From an optimization exercise on the open Yosys and OpenROAD flow, aimed at small area, a short achievable clock period and few clock cycles per item; shortcuts taken in it are not production practice.
In this exercise RTL edits were held to simulation tests only and were not proved equivalent to the original.
Some runs may be left out. An edit can pass the tests and still lose a function that they never use.

### constraint.sdc
create_clock -name core_clock -period 8.5 [get_ports {clk}]
set_input_delay 1.7000 -clock core_clock [delete_from_list [all_inputs] [get_ports {clk}]]
set_output_delay 1.7000 -clock core_clock [all_outputs]
set_load 0.01 [all_outputs]
### config.mk
export PLATFORM = sky130hd
export DESIGN_NAME = tnn_conv
export DESIGN_NICKNAME = tnn_conv
export VERILOG_FILES = /design/flow/design.v
export SDC_FILE = /design/flow/constraint.sdc
export NUM_CORES = 4
export LEC_CHECK = 0
export CAP_MARGIN = 20
export CORE_MARGIN = 2
export CORE_UTILIZATION = 40
export SLEW_MARGIN = 20
### run.sh
#!/bin/bash
# synth_recipe.tcl (not shown) runs the flow's synth.tcl, then flattens the netlist and writes it again
# the make line also repeats each setting of config.mk as NAME=value (left out here)
make -C /OpenROAD-flow-scripts/flow DESIGN_CONFIG=/design/flow/config.mk WORK_HOME=/design/flow/orfs CLKGATE_MAP_FILE= SYNTH_SCRIPT=/design/flow/synth_recipe.tcl finish
### design.v
module select_unit(clk,rst_n,select_in,kernel,select_out);
parameter FEATURE_WIDTH = 32; 
parameter KERNEL_WIDTH = 2;
input   clk;
input   rst_n;
input   signed [FEATURE_WIDTH-1:0]                          select_in;
input   signed [KERNEL_WIDTH - 1 : 0]                       kernel;
output  reg signed [FEATURE_WIDTH-1:0]                      select_out;
always @(posedge clk or negedge rst_n)
    begin
        if(!rst_n)
            select_out <= 0;
        else
            begin
            if(kernel == 1)
                select_out <= select_in;
            else if(kernel == -1)
                select_out <= -select_in;
            else 
                select_out <= 0;
            end
    end
endmodule
module add_unit(clk,rst_n,adder_a,adder_b,adder_out);    
    parameter data_in_width = 32;
input clk;
input rst_n;
input [data_in_width-1:0] adder_a;
input [data_in_width-1:0] adder_b;
output [data_in_width-1:0]adder_out;
reg [data_in_width:0]sum;
always@(posedge clk or negedge rst_n)
begin
    if(!rst_n)
        sum <= 0;
    else
        sum <= adder_a + adder_b;
end
assign adder_out = sum[data_in_width - 1:0];
endmodule
module mult_scaler(clk,rst_n,in1,in2,out);
parameter FEATURE_WIDTH = 32;
parameter SCALER_WIDTH = 32;
input                                                   clk;
input                                                   rst_n;
input  signed [ FEATURE_WIDTH - 1 : 0 ]                 in1;
input  signed [ SCALER_WIDTH - 1 : 0 ]                  in2;
output signed[ FEATURE_WIDTH - 1 : 0 ]                  out;
reg    signed [ FEATURE_WIDTH + SCALER_WIDTH  - 1 :0]   temp_out;
always@(posedge clk or negedge rst_n)
    if(!rst_n)
        temp_out<= 0;
    else
        temp_out <= in1 * in2;
assign out = temp_out>>>16;
endmodule
module CLP( 
    clk,
    rst_n,
    feature_in,
    weight_in,
    weight_scaler,
    bias_in,
    feature_out
    );
parameter Tn = 2;
parameter Tm = 1;
parameter KERNEL_SIZE = 5;
parameter KERNEL_WIDTH = 2;
parameter SCALER_WIDTH = 32;
parameter FEATURE_WIDTH = 32;
parameter FEATURE_SIZE = 28;
parameter ADDER_TREE_CELL=63;
parameter ADDER_TREE_CELL2 = 3;
parameter BIAS_WIDTH = 32;
input clk;
input rst_n;
input        [ Tn * KERNEL_SIZE * KERNEL_SIZE * FEATURE_WIDTH - 1 : 0 ]                  feature_in;
input        [ Tn * Tm * KERNEL_SIZE * KERNEL_SIZE * KERNEL_WIDTH - 1 : 0 ]              weight_in;
input        [ SCALER_WIDTH - 1 : 0 ]                                                    weight_scaler;
input        [ Tm * BIAS_WIDTH - 1 : 0 ]                                                 bias_in;
output       [ Tm * FEATURE_WIDTH - 1 : 0 ]                                              feature_out;
wire        [ FEATURE_WIDTH - 1 : 0 ]                                                   feature_in_wire[Tn * KERNEL_SIZE * KERNEL_SIZE - 1:0];
wire        [ KERNEL_WIDTH - 1 : 0 ]                                                    weight_in_wire[Tn * Tm * KERNEL_SIZE * KERNEL_SIZE - 1 : 0];
wire        [ FEATURE_WIDTH - 1 : 0 ]                                                   select_out_wire[Tn * Tm * KERNEL_SIZE * KERNEL_SIZE - 1 : 0];
wire signed [ FEATURE_WIDTH - 1 :0 ]                                                    adder_tree_wire[Tn * Tm * ADDER_TREE_CELL - 1 : 0];
wire signed [ FEATURE_WIDTH - 1 : 0 ]                                                   scaler_out[Tm - 1 : 0];
wire signed [ FEATURE_WIDTH - 1 : 0 ]                                                   adder_tree_wire2[Tm * ADDER_TREE_CELL2 - 1 : 0];
wire signed [ FEATURE_WIDTH - 1 : 0 ]                                                   bias_out[Tm - 1 : 0];
genvar i;
genvar j;
genvar k;
genvar x;
genvar y;
genvar z;
generate
    for(i = 0 ; i < Tn ; i = i + 1) begin:feature_in_wire_i
        for(j = 0 ; j < KERNEL_SIZE ; j = j + 1) begin:feature_in_wire_j
            for(k = 0 ; k < KERNEL_SIZE; k = k + 1) begin:feature_in_wire_k
                assign feature_in_wire[i * KERNEL_SIZE * KERNEL_SIZE + j * KERNEL_SIZE + k] 
                        = feature_in[i * KERNEL_SIZE * KERNEL_SIZE * FEATURE_WIDTH + j * KERNEL_SIZE * FEATURE_WIDTH + k * FEATURE_WIDTH  + FEATURE_WIDTH - 1 :
                                     i * KERNEL_SIZE * KERNEL_SIZE * FEATURE_WIDTH + j * KERNEL_SIZE * FEATURE_WIDTH + k * FEATURE_WIDTH  ];
            end
        end
    end
endgenerate
generate
    for(i = 0 ; i < Tm;i = i + 1) begin:weight_in_wire_i
        for(j = 0 ; j < Tn; j = j + 1) begin:weight_in_wire_j
            for(k = 0 ; k < KERNEL_SIZE ; k = k + 1) begin:weight_in_wire_k
                for(x = 0 ; x < KERNEL_SIZE ; x = x+ 1) begin:weight_in_wire_x
                    assign weight_in_wire[i * Tn * KERNEL_SIZE * KERNEL_SIZE + j * KERNEL_SIZE * KERNEL_SIZE + k * KERNEL_SIZE + x]
                            = weight_in[i * Tn * KERNEL_SIZE * KERNEL_SIZE * KERNEL_WIDTH + j * KERNEL_SIZE * KERNEL_SIZE * KERNEL_WIDTH + k * KERNEL_SIZE * KERNEL_WIDTH + x * KERNEL_WIDTH + KERNEL_WIDTH - 1 :
                                        i * Tn * KERNEL_SIZE * KERNEL_SIZE * KERNEL_WIDTH + j * KERNEL_SIZE * KERNEL_SIZE * KERNEL_WIDTH + k * KERNEL_SIZE * KERNEL_WIDTH + x * KERNEL_WIDTH];
                end
            end
        end
    end
endgenerate
generate 
    for(x = 0; x < Tm;x = x + 1) begin:select_m
        for(k = 0; k < Tn; k = k + 1) begin:select_n
            for(i = 0; i < KERNEL_SIZE; i = i + 1) begin:select_r
               for(j = 0; j < KERNEL_SIZE; j = j + 1) begin:select_c
                   select_unit my_select_unit(
                                        .clk(clk),
                                        .rst_n(rst_n),
                                        .select_in(feature_in_wire[k * KERNEL_SIZE * KERNEL_SIZE + i * KERNEL_SIZE + j]),
                                        .kernel(weight_in_wire[x * Tn *KERNEL_SIZE *KERNEL_SIZE + k * KERNEL_SIZE * KERNEL_SIZE + i * KERNEL_SIZE + j]),                                
                                        .select_out(select_out_wire[x * Tn * KERNEL_SIZE * KERNEL_SIZE + k * KERNEL_SIZE * KERNEL_SIZE + i * KERNEL_SIZE + j])
                                        );
                end
            end
        end
    end
endgenerate 
generate
    for(x = 0; x < Tm;x = x + 1) begin:adder_tree_wire_m
        for(k = 0; k < Tn; k = k + 1) begin:adder_tree_wire_n
            for(z = (ADDER_TREE_CELL - 1)/2 + KERNEL_SIZE * KERNEL_SIZE ; z < ADDER_TREE_CELL;z = z + 1) begin:adder_tree_wire_z
                assign adder_tree_wire[x * Tn * ADDER_TREE_CELL + k *ADDER_TREE_CELL + z] = 0;
            end
            for (i = 0; i < KERNEL_SIZE; i = i + 1) begin:adder_tree_i
                for(j = 0;j < KERNEL_SIZE;j = j + 1) begin:adder_tree_j
                   assign adder_tree_wire[x * Tn * ADDER_TREE_CELL + k * ADDER_TREE_CELL + i * KERNEL_SIZE + j + (ADDER_TREE_CELL - 1)/2 ]
                              =select_out_wire[x * Tn * KERNEL_SIZE * KERNEL_SIZE + k * KERNEL_SIZE * KERNEL_SIZE   + i * KERNEL_SIZE + j];
                end
            end
        end
    end
endgenerate
generate 
    for(x = 0; x < Tm;x = x + 1) begin:add_m
        for(k = 0; k < Tn; k = k + 1) begin:add_n
            for(i =ADDER_TREE_CELL - 1; i >= 1;i = i - 2) begin:add_i
                      add_unit my_adder_tree(
                        .clk(clk),
                        .rst_n(rst_n),
                        .adder_a(adder_tree_wire[x * Tn * ADDER_TREE_CELL  + k * ADDER_TREE_CELL  + (i - 1)]),
                        .adder_b(adder_tree_wire[x * Tn * ADDER_TREE_CELL  + k * ADDER_TREE_CELL  + i]),
                        .adder_out(adder_tree_wire[x * Tn * ADDER_TREE_CELL + k * ADDER_TREE_CELL  + (i/2) -1])
                      );
            end
        end
    end
endgenerate
generate
    for(i = 0 ; i < Tm ; i = i + 1) begin:adder_tree_wire2_i
        for(j = 0 ; j < Tn ; j = j + 1) begin:adder_tree_wire2_j
            assign adder_tree_wire2[ i * ADDER_TREE_CELL2 + j + ( ADDER_TREE_CELL2 - 1 ) / 2 ] = adder_tree_wire[i * Tn * ADDER_TREE_CELL + j * ADDER_TREE_CELL];
        end
    end
endgenerate
generate
    for(i = 0 ; i < Tm ; i = i + 1) begin:add_2_i
        for(j = ADDER_TREE_CELL2 - 1 ; j >= 1;j = j - 2) begin:add2_j
             add_unit my_adder_tree2(
                               .clk(clk),
                               .rst_n(rst_n),
                               .adder_a(adder_tree_wire2[ i * ADDER_TREE_CELL2  + (j - 1)]),
                               .adder_b(adder_tree_wire2[ i * ADDER_TREE_CELL2 + j]),
                               .adder_out(adder_tree_wire2[ i * ADDER_TREE_CELL2  + ( j / 2 ) - 1])
                             );
        end
    end
endgenerate
generate 
    for(i = 0; i < Tm;i = i + 1) begin:mult_i
            mult_scaler my_mult_scaler(
                                        .clk(clk),
                                        .rst_n(rst_n),
                                        .in1(adder_tree_wire2[i * ADDER_TREE_CELL2]),
                                        .in2(weight_scaler),
                                        .out(scaler_out[i])
                                        );
    end
endgenerate
generate
    for(i = 0; i < Tm;i = i + 1) begin:add_bias_i
            add_unit bias_add(
                                .clk(clk),
                                .rst_n(rst_n),
                                .adder_a(scaler_out[i]),
                                .adder_b(bias_in[i * BIAS_WIDTH + BIAS_WIDTH - 1 : i * BIAS_WIDTH]),
                                .adder_out(bias_out[i])
                            );
    end
endgenerate
generate
    for(i = 0 ; i < Tm ; i = i + 1) begin:feature_out_i
        assign feature_out[i * FEATURE_WIDTH + FEATURE_WIDTH - 1 : i * FEATURE_WIDTH] = bias_out[i];
    end
endgenerate
endmodule
module tnn_conv(
    input               clk,
    input               rst_n,
    input               in_valid,
    output              in_ready,
    input  [1599:0]     feature_in,      
    input  [99:0]       weight_in,       
    input  [31:0]       scaler_in,
    input  [31:0]       bias_in,         
    output              out_valid,
    output [31:0]       feature_out      
    );
localparam LATENCY = 9;
reg [LATENCY - 1 : 0] valid_pipe;
always@(posedge clk or negedge rst_n)
    if(!rst_n)
        valid_pipe <= 0;
    else
        valid_pipe <= {valid_pipe[LATENCY - 2 : 0], in_valid};
assign in_ready  = 1'b1;
assign out_valid = valid_pipe[LATENCY - 1];
CLP #(
        .Tn(2),
        .Tm(1),
        .ADDER_TREE_CELL2(3)
    ) CLP0(
        .clk(clk),
        .rst_n(rst_n),
        .feature_in(feature_in),
        .weight_in(weight_in),
        .weight_scaler(scaler_in),
        .bias_in(bias_in),
        .feature_out(feature_out)
    );
endmodule
==> results_dict.tcl, run 1 <==
set metrics [dict create \
    status "complete, no violations" \
    avgRoutedWirePerCell_um 23.7 \
    avgViaCountPerCell 5.27 \
    die_area_um2 571000 \
    cts_tree "done" \
    cap_violations 0 \
    clockRootBuffer "clkbuf_16" \
    drc 0 \
    port_buffers 1799 \
    seq_area_frac_synth_pct 38.0 \
    critPathSlowestCell "fa_1" \
    cts_hold_buf 0 \
    ys_ff_latch 3433 \
    num_vias 172000 \
    min_period_ps 8290 \
    use_met2_pct 44.7 \
    fin_skew_ps 88.6 \
    grt_pass1_wl_mm 1120 \
    fin_cells 32700 \
    reg2reg_depth 27 \
    whs_ps 315 \
    overflow 0 \
    netlist_top_cells_count "3433 x dfrtp_1, 2594 x xnor2_1, 2010 x and2_1" \
    worstPathArrival_ps 9130 \
    grt-busiest-layer "met2" \
    met3_usage_pct 4.40 \
    final_common_cell "dfrtp_1" \
    fmax_mhz 121 \
    place_congestion 0.995 \
    fill_cells 52200 \
    path_clk_slew_ps 60 \
    async_flop_share_pct 100 \
    dpl.cell_count 31700 \
    place_area_um2 255000 \
    synth_edf_count 0 \
    slew_headroom_pct 6.96 \
    netlist_area_um2 226000 \
    die_y_um 755 \
    holdCritPathClass "register to register" \
    r2r_slack_ps 560 \
    place_ws_ps -1040 \
    worst_pin_slew_ps 1390 \
    fin_ws_ps 208 \
    drt_wl_total_mm 776 \
    synthTopCellsByArea "dfrtp_1 38%, xnor2_1 10%, ha_1 9.8%, fa_1 7.9%, and2_1 5.6%" \
    period_share_pct 97.5 \
    grt_usage_pct 26.5 \
    antenna_found_initial 322 \
    grt_max_degree 178 \
    timing.rr.start "CLP0.add_2_i[0].add2_j[2].my_adder_tree2.sum[19]" \
    hold_depth 0 \
    end_kind "register" \
    syn_area_per_cell_um2 10.0 \
    synth-main-ff-cell "dfrtp_1" \
    syn_inst 22600 \
    clock_latency_ps 1020 \
    r2r_end "CLP0.mult_i[0].my_mult_scaler.temp_out[47]" \
]
Testbench counts for the RTL of run 1, summed over its fixed seeds: cycles 6,688, items 6,400.
## run 1: per-layer routing
metal,share of wire [%],up-vias
li1,-,81500
met3,5.4,1637
met2,48,4785
met1,40,84100
met4,6.8,116
met5,0.10,-
## run 1: timing repair
item                       CTS  global route
buffers inserted             0             8
gates resized for setup      0            62
cloned                       0             7
pin swaps                    1            34
setup endpoints to repair    1            12
## run 1: logic make-up after synthesis
group | synth area share, %
fa+ha+maj | 17.6
simple gates | 16.1
mux | 0.231
compound gates | 13.3
flops | 38.0
xor+xnor | 11.5
other cells | 0.00166
buf+inv | 3.13
## run 1: cell type report
cell class	instances	area (um2)	share of cell area [%]
Clock buffer	519	11100	4.10
Sequential cell	3433	85900	31.9
Clock inverter	190	2820	1.05
Tap cell	7506	9390	3.49
Timing Repair Buffer	2155	21400	7.94
Multi-Input combinational cell	17300	133000	49.4
Antenna cell	214	536	0.199
Inverter	1397	5240	1.95
## run 1: critical path: cells and delay by family
kind / cells / cell delay [ps]
AO/OA/AOI/OAI: 7 / 1650
adder cells (fa/ha/maj): 9 / 3960
AND/OR/NAND/NOR: 4 / 540
buffers and inverters: 8 / 1130
XOR/XNOR: 1 / 140
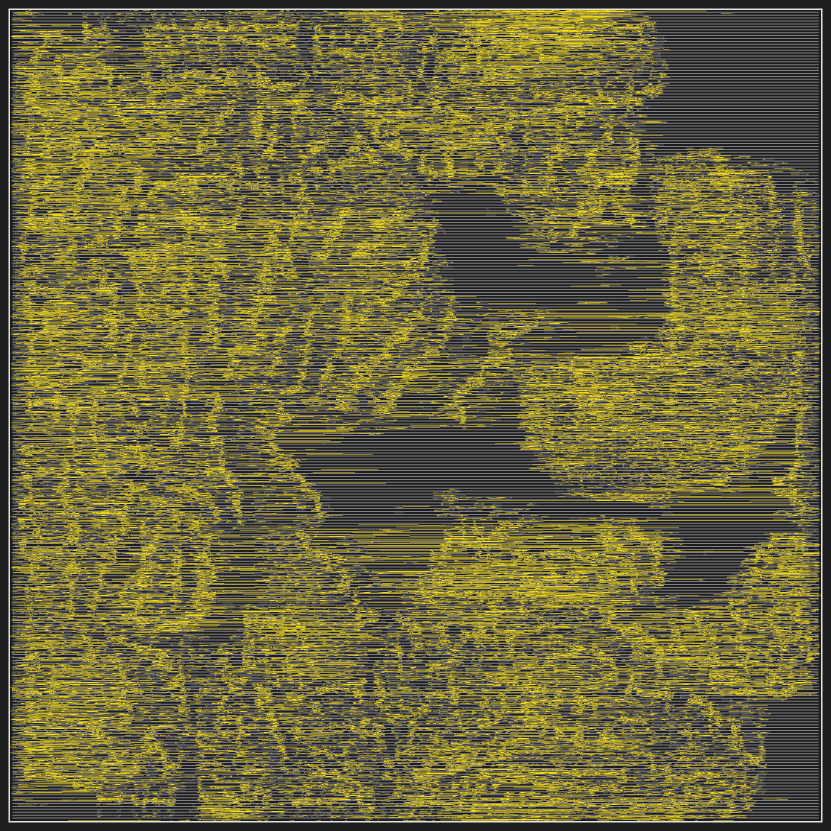
Fig. 1. Signal wires on met1 (run 1).
Supply wires on this layer in grey. Cells faint in the background.
share of all routed wire = 40%
longest straight run = 206 um
main direction = horizontal
nets with wire on the layer = 27248

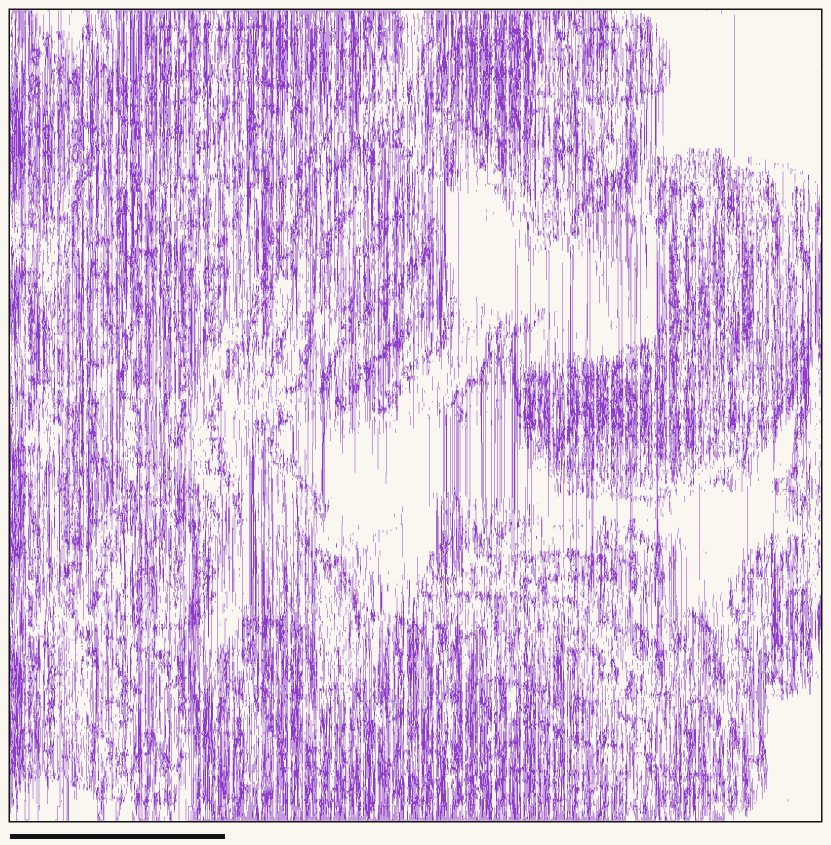
Fig. 2. Signal wires on met2 (run 1).
The bar under the picture is 200 um long.
wire length on this layer = 373 mm
main direction = vertical

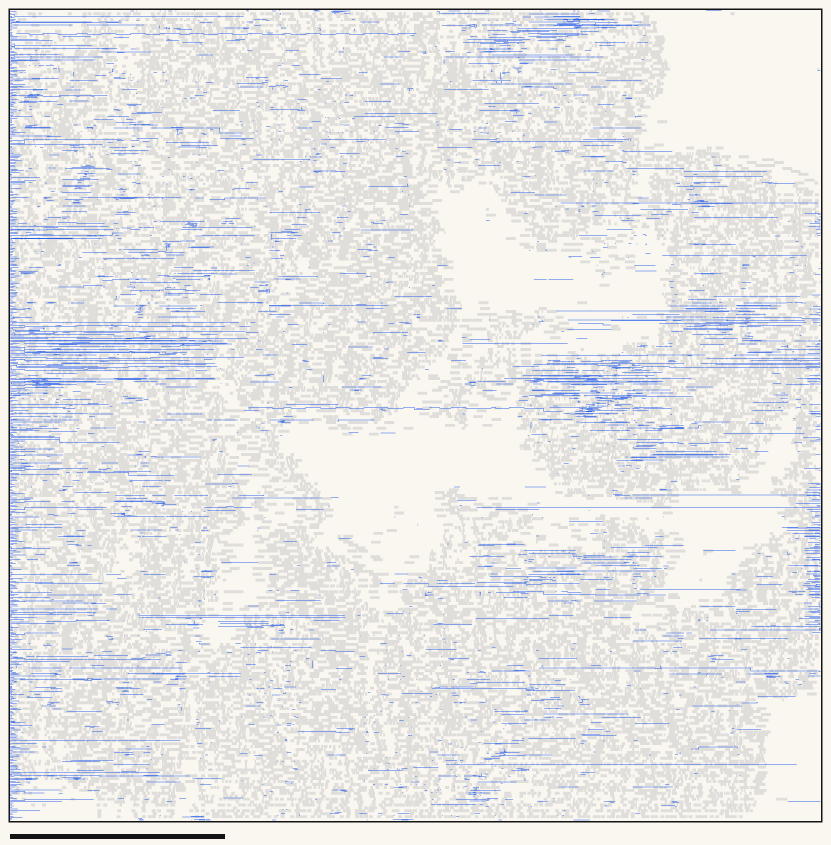
Fig. 3. The metal 3 layer (run 1).
The bar under the picture is 200 um long. Cells faint in the background.
share of all routed wire = 5.4%
nets with wire on the layer = 2251
main direction = horizontal

==> run 2: too many edits to list; what changed since run 1 <==
design.v: 249 -> 5606 lines; modules unchanged: 0
  select_unit: edited, 23 -> 9 lines
  CLP: edited, 158 -> 5567 lines
  tnn_conv: edited, 35 -> 30 lines
  removed: add_unit, mult_scaler
==> module select_unit as of run 2 <==
module select_unit(
    input  [31:0] select_in,
    input  [1:0]  kernel,
    output [31:0] select_out,
    output        neg_one
    );
assign select_out = {32{kernel[0]}} & (select_in ^ {32{kernel[1]}});
assign neg_one    = kernel[0] & kernel[1];
endmodule
==> module tnn_conv as of run 2 <==
module tnn_conv(
    input               clk,
    input               rst_n,
    input               in_valid,
    output              in_ready,
    input  [1599:0]     feature_in,      
    input  [99:0]       weight_in,       
    input  [31:0]       scaler_in,
    input  [31:0]       bias_in,
    output              out_valid,
    output [31:0]       feature_out
    );
localparam LATENCY = 5;
reg [LATENCY - 1 : 0] valid_pipe;
always@(posedge clk or negedge rst_n)
    if(!rst_n)
        valid_pipe <= 0;
    else
        valid_pipe <= {valid_pipe[LATENCY - 2 : 0], in_valid};
assign in_ready  = 1'b1;
assign out_valid = valid_pipe[LATENCY - 1];
CLP CLP0(
        .clk(clk),
        .feature_in(feature_in),
        .weight_in(weight_in),
        .weight_scaler(scaler_in),
        .bias_in(bias_in),
        .feature_out(feature_out)
    );
endmodule
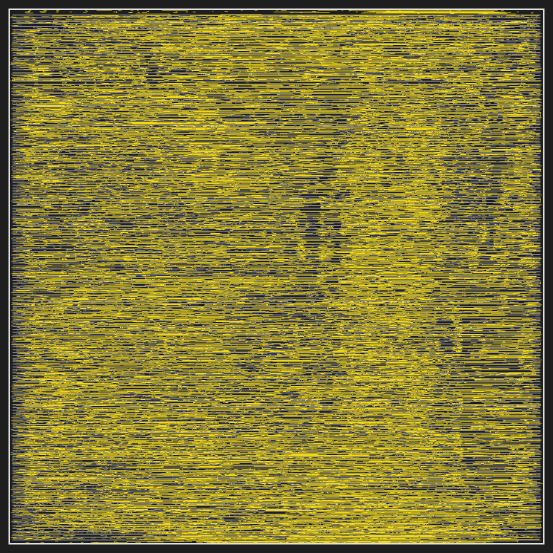
Fig. 4. Signal wires on met1 (run 2).
Supply wires on this layer in grey. Cells faint in the background.
wire length on this layer = 232 mm
nets with wire on the layer = 13862

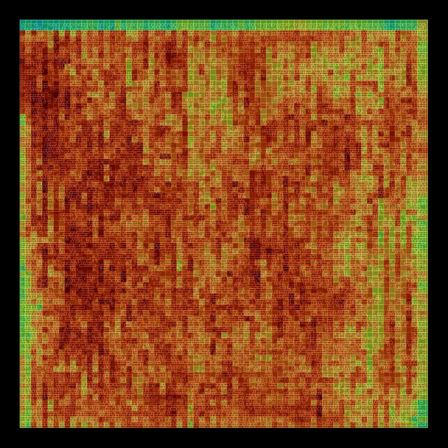
Fig. 5. Routing congestion map (run 2).
GR Util met1: 59.2%
GR Util All Layers: 51.2%
GRT Max-Usage Layer: met2
M3 GR Usage: 23.1%
met2 usage: 73.7%

==> results_dict.tcl, run 2 <==
set metrics [dict create \
    avgRoutedWirePerCell_um 44.5 \
    die_y_um 502 \
    grt_pass1_wl_mm 834 \
    synth.area.mux_share_pct 0.0113 \
    path_clk_slew_ps 60 \
    avgViaCountPerCell 5.58 \
    die_w_um 502 \
    fmax_mhz 198 \
    rows 182 \
    place_ws_ps 2850 \
    syn_inst 9750 \
    worstPathArrival_ps 5710 \
    synth_edf_count 0 \
    port_buffers 1799 \
    clockRootBuffer "clkbuf_16" \
    r2r_end "CLP0.res_q[23]" \
    path_cells "clkdlybuf4s50_1, buf_4, and2_1, fa_1, fa_1, fa_1" \
    cts_hold_buf 0 \
    core-area_um2 246000 \
    place_congestion 1.14 \
    wl_met1_mm 232 \
    highest_layer "met5" \
    min_period_ps 5060 \
    seq_area_frac_synth_pct 16.7 \
    drt_wl_total_mm 656 \
    start_util_pct 40.3 \
    worst_pin_slew_ps 1320 \
    path_buf_inv 2 \
    slew_headroom_pct 12.2 \
    drc 0 \
    min_from "valid_pipe[3]" \
    synthSimpleGateAreaFrac_pct 10.8 \
    synthTopCellsByArea "fa_1 38%, xor2_1 17%, dfxtp_1 17%, and2_1 8.9%, inv_1 5.9%" \
    syn_area_per_cell_um2 10.2 \
    area.sequential_um2 16700 \
    ys_ff_latch 828 \
    synth-main-ff-cell "dfxtp_1" \
    numCtsBuffers 100 \
    critPathSlowestCell "clkdlybuf4s50_1" \
    netlist_top_cells_count "1932 x xor2_1, 1899 x fa_1, 1553 x inv_1" \
    cpLargestDelayFamily "adder cells" \
    synth_most_common_cell "xor2_1" \
    finalSetupTns_ps 0 \
    synth_fa_ha_area_share_pct 40.0 \
    wl_met2_mm 274 \
    antenna_found_initial 216 \
    r2r_slack_ps 3550 \
    ys.warnings.count 2 \
    dpl.cell_count 14400 \
    end_kind "register" \
    cts_resized 0 \
    hold_depth 0 \
    numClockSinks 828 \
    synth_compound_area_share_pct 4.62 \
    areaGrowthSynthToFinish_pct 25.0 \
    async_flop_share_pct 0.604 \
    die_area_um2 252000 \
    netlist_area_um2 99400 \
    holdCritPathClass "register to register" \
    fin_skew_ps 41.2 \
    final_cell_mix "1921 x xor2_1, 1899 x fa_1, 1728 x clkdlybuf4s50_1, 1552 x inv_1, 1414 x and2_1" \
    netlist.top_cell.by_area "fa_1" \
    multiInputGateArea_um2 74800 \
    wl_met3_mm 87.6 \
    synth_cell_types 65 \
    fin_ws_ps 3440 \
    status "complete, no violations" \
    timing.rr.start "CLP0.m4_26_2" \
    dpl.hpwl_mm 562 \
    layout-drive-gt1-share_pct 4.13 \
    drtIter0Drc 11300 \
    reg2reg_depth 15 \
    whs_ps 352 \
    synth-xor-area-share_pct 19.8 \
    synth_top_family_by_area "adder cells" \
    cts_tree "done" \
    cpMostUsedCell "fa_1" \
    overflow 0 \
    cap_violations 0 \
    num_vias 82300 \
    clock_latency_ps 780 \
    grt_max_degree 35 \
    cts_max_path_buffers 3 \
    period_share_pct 59.5 \
    fin_cells 14700 \
    crit_path_max_incr_delay_ps 1130 \
    final_common_cell "xor2_1" \
    cts_setup_buffers 0 \
    dr.pass1.iters 14 \
    place_area_um2 120000 \
    fill_cells 22900 \
]
Testbench counts for the RTL of run 2, summed over its fixed seeds: cycles 6,560, items 6,400.
-- run 2: worst max-delay path by stage --
stage | startpoint | to | slack (ps) | depth (start not counted)
floorplan | weight_in[25] | CLP0.a1_1_9 | 3950 | 8
finish | weight_in[36] | CLP0.a1_21_13 | 3440 | 6
detailed placement | weight_in[36] | CLP0.a1_21_13 | 2850 | 6
CTS | CLP0.m4_26_2 | CLP0.res_q[23] | 3600 | 15
global route | CLP0.m4_26_2 | CLP0.res_q[23] | 3410 | 15
global placement | weight_in[4] | CLP0.a1_23_13 | 2270 | 5
-- run 2: area by class of cell --
cell class	count	share of cell area [%]
flip-flops and latches	828	13.4
clock inverters	50	0.565
inverters	1555	4.70
repair buffers	1950	15.2
diodes	137	0.276
well taps	3312	3.34
multi-input cells	6776	60.3
clock buffers	136	2.29

==> port drivers added, routing unchanged <==
The results above use ideal ports. As a check the final layouts listed here were re-extracted and re-timed, cells and wires unchanged. Step 1, drivers: a clkbuf_16 drives clk and a buf_2 each remaining input, both assumed. Step 2 also shifts input and output timing later by t, the mid clock arrival at the registers, as if the neighbouring blocks saw the same clock. Slacks: no drivers / after step 1 / after step 2; pairs: no drivers / after step 1.
| run | t (ns) | setup slack, ns | worst register clock-pin slew, ns | worst slew at a driven data input, ns | cell pins on the clock port's net |
|---|---|---|---|---|---|
| run 1 | 1.117 | 0.208 / 0.321 / -0.796 | 0.08 / 0.08 | 0.46 | 1 |
| run 2 | 0.877 | 3.438 / 3.376 / 2.499 | 0.08 / 0.08 | 0.49 | 1 |
With both steps, setup timing fails in run 1, where it was met with ideal ports. For run 1, which loses most, drivers alone change the setup slack by +0.113 ns; drivers and shift together by -1.004 ns.
